What follows belongs to an exercise in optimizing a design on an open flow for small area, a short achievable clock period and few clock cycles per item; a production flow would make more cautious choices.
Function was checked by simulation only, so behaviour that the tests miss may differ from the original.

==> flow/design.v <==
module mat_vect_mult2
  # (parameter N = 8,
               DW = 32)
    (aclk,
     areset,
     inp_vect,
     inp_vect_valid,
     inp_vect_rdy,
     s_axis_tdata,
     s_axis_tvalid,
     s_axis_tlast,
     s_axis_tready,
     m_axis_tdata,
     m_axis_tvalid,
     m_axis_tlast,
     m_axis_tready
    );
input                                aclk;
input                                areset;
input [DW-1:0]                       inp_vect;
input                                inp_vect_valid;
output wire                          inp_vect_rdy;
input [DW-1:0]                       s_axis_tdata;
input                                s_axis_tvalid;
input                                s_axis_tlast;
output reg                           s_axis_tready;
output reg   [DW-1:0]  m_axis_tdata;
output reg                           m_axis_tvalid;
output reg                           m_axis_tlast;
input                                m_axis_tready;
reg [$clog2(N)-1:0]            count;
reg [$clog2(N)-1:0]            slice;
wire [DW-1:0]                  inp_vect_lat [0:N-1];
reg [DW-1:0]                   inp_vect_reg [0:N-1];
generate
genvar i;
for (i=0; i<N; i=i+1) begin : lat_loop
  assign inp_vect_lat[i] = (inp_vect_rdy && inp_vect_valid && slice == i) ? inp_vect : inp_vect_reg[i] ; 
  always@(posedge aclk or posedge areset)
  begin
    if (areset) begin
      inp_vect_reg[i] <= 'b0;
    end else begin
      inp_vect_reg[i] <= inp_vect_lat[i];
    end
  end
end
endgenerate
always@(posedge aclk or posedge areset)
begin
  if (areset) begin
    s_axis_tready <= 'b0;
  end else begin
    if (s_axis_tlast || (m_axis_tvalid && ~m_axis_tready))
      s_axis_tready <= 'b0;
    else
      s_axis_tready <= 'b1;
  end
end
assign inp_vect_rdy = (count==0) ? s_axis_tready : 'b0;
always@(posedge aclk or posedge areset)
begin
  if (areset) begin
    m_axis_tdata <= 'b0;
  end else begin
    if (s_axis_tvalid && s_axis_tready) begin
      m_axis_tdata <= m_axis_tdata + (s_axis_tdata * inp_vect_lat[slice]);
    end else if (m_axis_tvalid && m_axis_tready) begin
      m_axis_tdata <= 'b0;
    end 
  end  
end
always@(posedge aclk or posedge areset)
begin
  if (areset) begin
    slice <= 'b0;
  end else begin
    if (s_axis_tvalid && s_axis_tready && s_axis_tlast) begin
      slice <= 'b0;
    end else if (s_axis_tvalid && s_axis_tready) begin
      slice <= slice + 'b1;
    end
  end
end
always@(posedge aclk or posedge areset)
begin
  if (areset) begin
    m_axis_tvalid <= 'b0;
  end else begin
    if (s_axis_tlast && s_axis_tready) m_axis_tvalid <= 'b1;
    else if (m_axis_tready) m_axis_tvalid <= 'b0;
  end
end
always@(posedge aclk or posedge areset)
begin
  if (areset) begin
    m_axis_tlast <= 'b0;
  end else begin
/*verilator lint_off WIDTH*/
    if (s_axis_tlast && s_axis_tready) m_axis_tlast <= (count == N-1);
    else if (m_axis_tready) m_axis_tlast <= 'b0;
  end
end
always@(posedge aclk or posedge areset)
begin
  if (areset) begin
    count <= 'b0;
  end else begin
    if (s_axis_tlast && s_axis_tready) begin
      if (count == N-1) count <= 'b0;
      else              count <= count + 'b1;
    end
  end
end
endmodule
==> flow/run.sh <==
#!/bin/bash
# synth_recipe.tcl (not shown) runs the flow's synth.tcl, then flattens the netlist and writes it again
# the make line also repeats each setting of config.mk as NAME=value (left out here)
make -C /OpenROAD-flow-scripts/flow DESIGN_CONFIG=/design/flow/config.mk WORK_HOME=/design/flow/orfs CLKGATE_MAP_FILE= SYNTH_SCRIPT=/design/flow/synth_recipe.tcl finish
==> flow/config.mk <==
export PLATFORM = sky130hd
export DESIGN_NAME = mat_vect_mult2
export DESIGN_NICKNAME = mat_vect_mult2
export VERILOG_FILES = /design/flow/design.v
export SDC_FILE = /design/flow/constraint.sdc
export NUM_CORES = 4
export LEC_CHECK = 0
export CAP_MARGIN = 20
export CORE_MARGIN = 2
export CORE_UTILIZATION = 40
export SLEW_MARGIN = 20
==> flow/constraint.sdc <==
create_clock -name core_clock -period 11.0 [get_ports {aclk}]
set_input_delay 2.2000 -clock core_clock [delete_from_list [all_inputs] [get_ports {aclk}]]
set_output_delay 2.2000 -clock core_clock [all_outputs]
set_load 0.01 [all_outputs]
**Met3 routing**

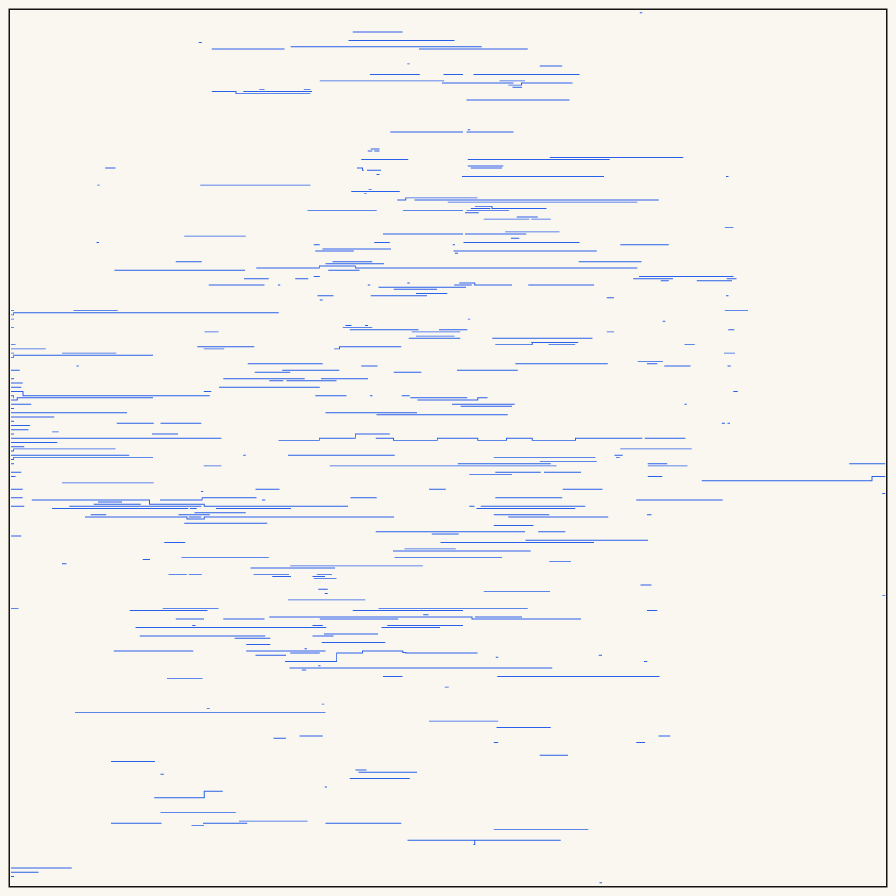
The layer carries 5700 um of wire. 190 nets have wire on it. The wires run mostly horizontal.

**Routed metal, one colour a layer**

Scale bar: 100 um. Only two layers are drawn.
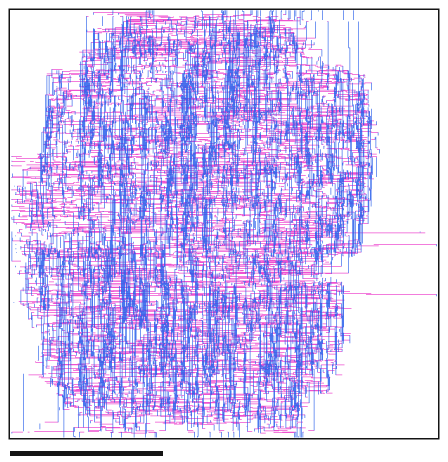
Key: magenta = met1 [wire length 38.4 mm]; blue = met2 [wire length 38.7 mm]

**I/O nets highlighted**

Scale bar: 100 um.
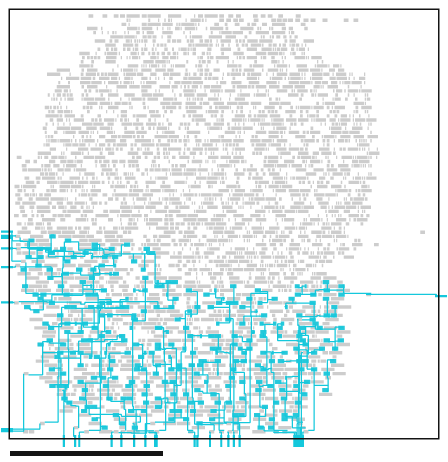
Key: cyan = inp_vect [direction input, edge 23 bottom, 8 left, 1 right, end cells 308, wire 4420 um]

**The worst timing path**

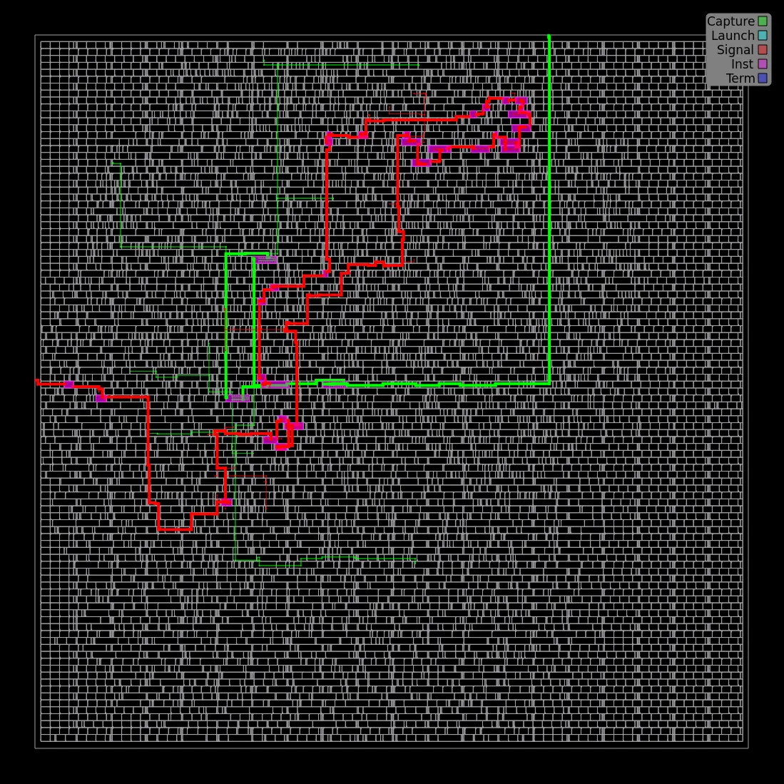
final setup margin: 0.6001 ns
Core Util, Final: 0.4544

==> metrics.md <==
| Metric | Value |
|---|---|
| Status | complete, no violations |
| First-pass GRT wire length | 137100 um |
| Most used cell, CP | fa_1 |
| FILL cells | ~7100 |
| Final Skew | 0.02195 ns |
| Post-CTS resize count | 0 |
| Non-filler cells in the finished layout | roughly 4000 |
| Initial DRC Count | approximately 1400 |
| Overall routing resource usage | 0.2266 |
| Net Count, Synth | 3610 |
| Yosys reg bits | about 300 |
| Hpwl dp | 63950 um |
| IO buf count | about 110 |
| CTS Root Cell | clkbuf_16 |
| # setup viols final | 0 |
| Vias in the first global route | around 23000 |
| Multi-input combinational cell area | roughly 20000 um2 |
| Post-Syn Area per Cell | ~10 um2 |
| Area post-placement | ~33000 um2 |
| MaxCap Viol Count | 0 |
| Most area-hungry cell type in the Yosys netlist | fa_1 |
| CTS Sinks | approximately 300 |
| Drt wl/cell | 20.91 um |
| Top-count cell post-synth | inv_1 |
| Cts bufs inserted | 35 |
| Final GP Congestion | roughly 0.86 |
| I/O Pins | around 110 |
| Crit-path max FO | 17 |
| Crit path kind | primary input to flop |
| Congestion Overflow GR | 0 |
| WL final | 84890 um |
| Most frequent cells in the layout | 534 x inv_1, 438 x fa_1, 296 x nand2_1, 296 x dfrtp_1, 261 x mux2_2 |
| Largest register FFs | ~260 |
| Post-synth cell types | between 70 and 80 |
| F_max | a little under 100 MHz |
| Design area | between 30000 and 40000 um2 |
| Share of layout cells above drive strength 1 | 0.1532 |
| Via count | around 21000 |
| FP Rows | 101 |
| Placeable core area | 75700 um2 |
| Die H | between 200 and 300 um |
| Sequential area share after synthesis | 0.2439 |
| Clock-pin slew on the worst setup and hold paths | around 0.060 ns |
| Area grow syn2layout | 12.86% |
| RSZ-0062 raised after global routing | false |
| Clk Latency, worst-skew pair | roughly 0.57 ns |
| Placed cell count | between 3000 and 4000 |
| Mapped cell area | about 30000 um2 |
| Crit. End Element | flop |
| Syn Inst Count | roughly 3000 |
| Commonest non-fill, non-tap cell in the layout | inv_1 |
| CP top delay family | adder cells |
Testbench counts, summed over its fixed seeds: cycles 9,224, items 8,192.
[cells by family (layout without fill, tap and decap cells)]
family	count (synthesis)	after routing	share of synthesized area
compound gates	303	303	0.07238
flops	297	297	0.2439
buf+inv	717	828	0.09060
xor+xnor	77	77	0.02668
other cells	0	1	0
simple gates	725	725	0.1216
fa+ha+maj	571	571	0.3423
mux	279	279	0.1026
[cell type report]
type                            instances  area share
Inverter                              535     0.05860
Tap cell                              978     0.03557
Clock inverter                          7    0.002473
Timing Repair Buffer                  233     0.06526
Multi-Input combinational cell       1955      0.5919
Clock buffer                           53     0.03005
Sequential cell                       297      0.2161
Antenna cell                            1  0.00007275
[routing by layer]
metal	global-route usage	part of all wire	vias up
met3	0.04721	0.067	139
met5	0	0.0010	-
li1	-	-	9488
met4	0.05252	0.023	12
met1	0.3194	0.45	11010
met2	0.3587	0.46	581
[final timing paths]
path,startpoint,to,slack [ns],depth (start not counted)
hold reg to reg,inp_vect_reg[3][31]$_DFF_PP0_,inp_vect_reg[3][31]$_DFF_PP0_,0.48,1
setup reg to reg,slice[2]$_DFFE_PP0P_,m_axis_tdata[31]$_DFFE_PP0P_,1.32,34
max in group asynchronous,areset,inp_vect_reg[2][10]$_DFF_PP0_,7.51,3
min in group asynchronous,areset,inp_vect_reg[2][8]$_DFF_PP0_,2.11,2
setup / recovery,inp_vect_valid,m_axis_tdata[31]$_DFFE_PP0P_,0.60,32
hold / removal,inp_vect_reg[3][31]$_DFF_PP0_,inp_vect_reg[3][31]$_DFF_PP0_,0.48,1
[stage by stage]
| stage | setup WS (ns) | util | hold slack [ns] |
|---|---|---|---|
| detailed placement | 0.03485 | 0.4395 | 0.4650 |
| floorplan | 0.3762 | - | 0.4475 |
| CTS | 0.6235 | 0.4543 | 0.4803 |
| finish | 0.6001 | 0.4544 | 0.4792 |
| global route | 0.1803 | 0.4544 | 0.4982 |
| global placement | 0.1425 | 0.4395 | 0.4593 |

re-timing with driven ports:
Ports are ideal in the flow. The routed layout listed here was re-timed in OpenROAD. Step 1 (the two cells are an assumption about what drives the block):
set clk [get_ports {aclk}]
set_driving_cell -lib_cell sky130_fd_sc_hd__clkbuf_16 $clk
set_driving_cell -lib_cell sky130_fd_sc_hd__buf_2 [delete_from_list [all_inputs] $clk]
Step 2 adds t to the input delays and takes it off the output delays; t is the mean of the earliest and latest rising clock arrival at the registers after step 1. Input paths then give back, and output paths get back, about the clock's delay inside the block. a / b / c = ideal / step 1 / step 2; a / b = the first two.
t (ns): 0.617
slack for setup (ns): 0.600 / 0.633 / 0.016
worst slew at a driven data input, ns: 0.09
After both steps setup and hold are still met in this run. For this run, drivers alone change the setup slack by +0.033 ns; drivers and shift together by -0.584 ns.
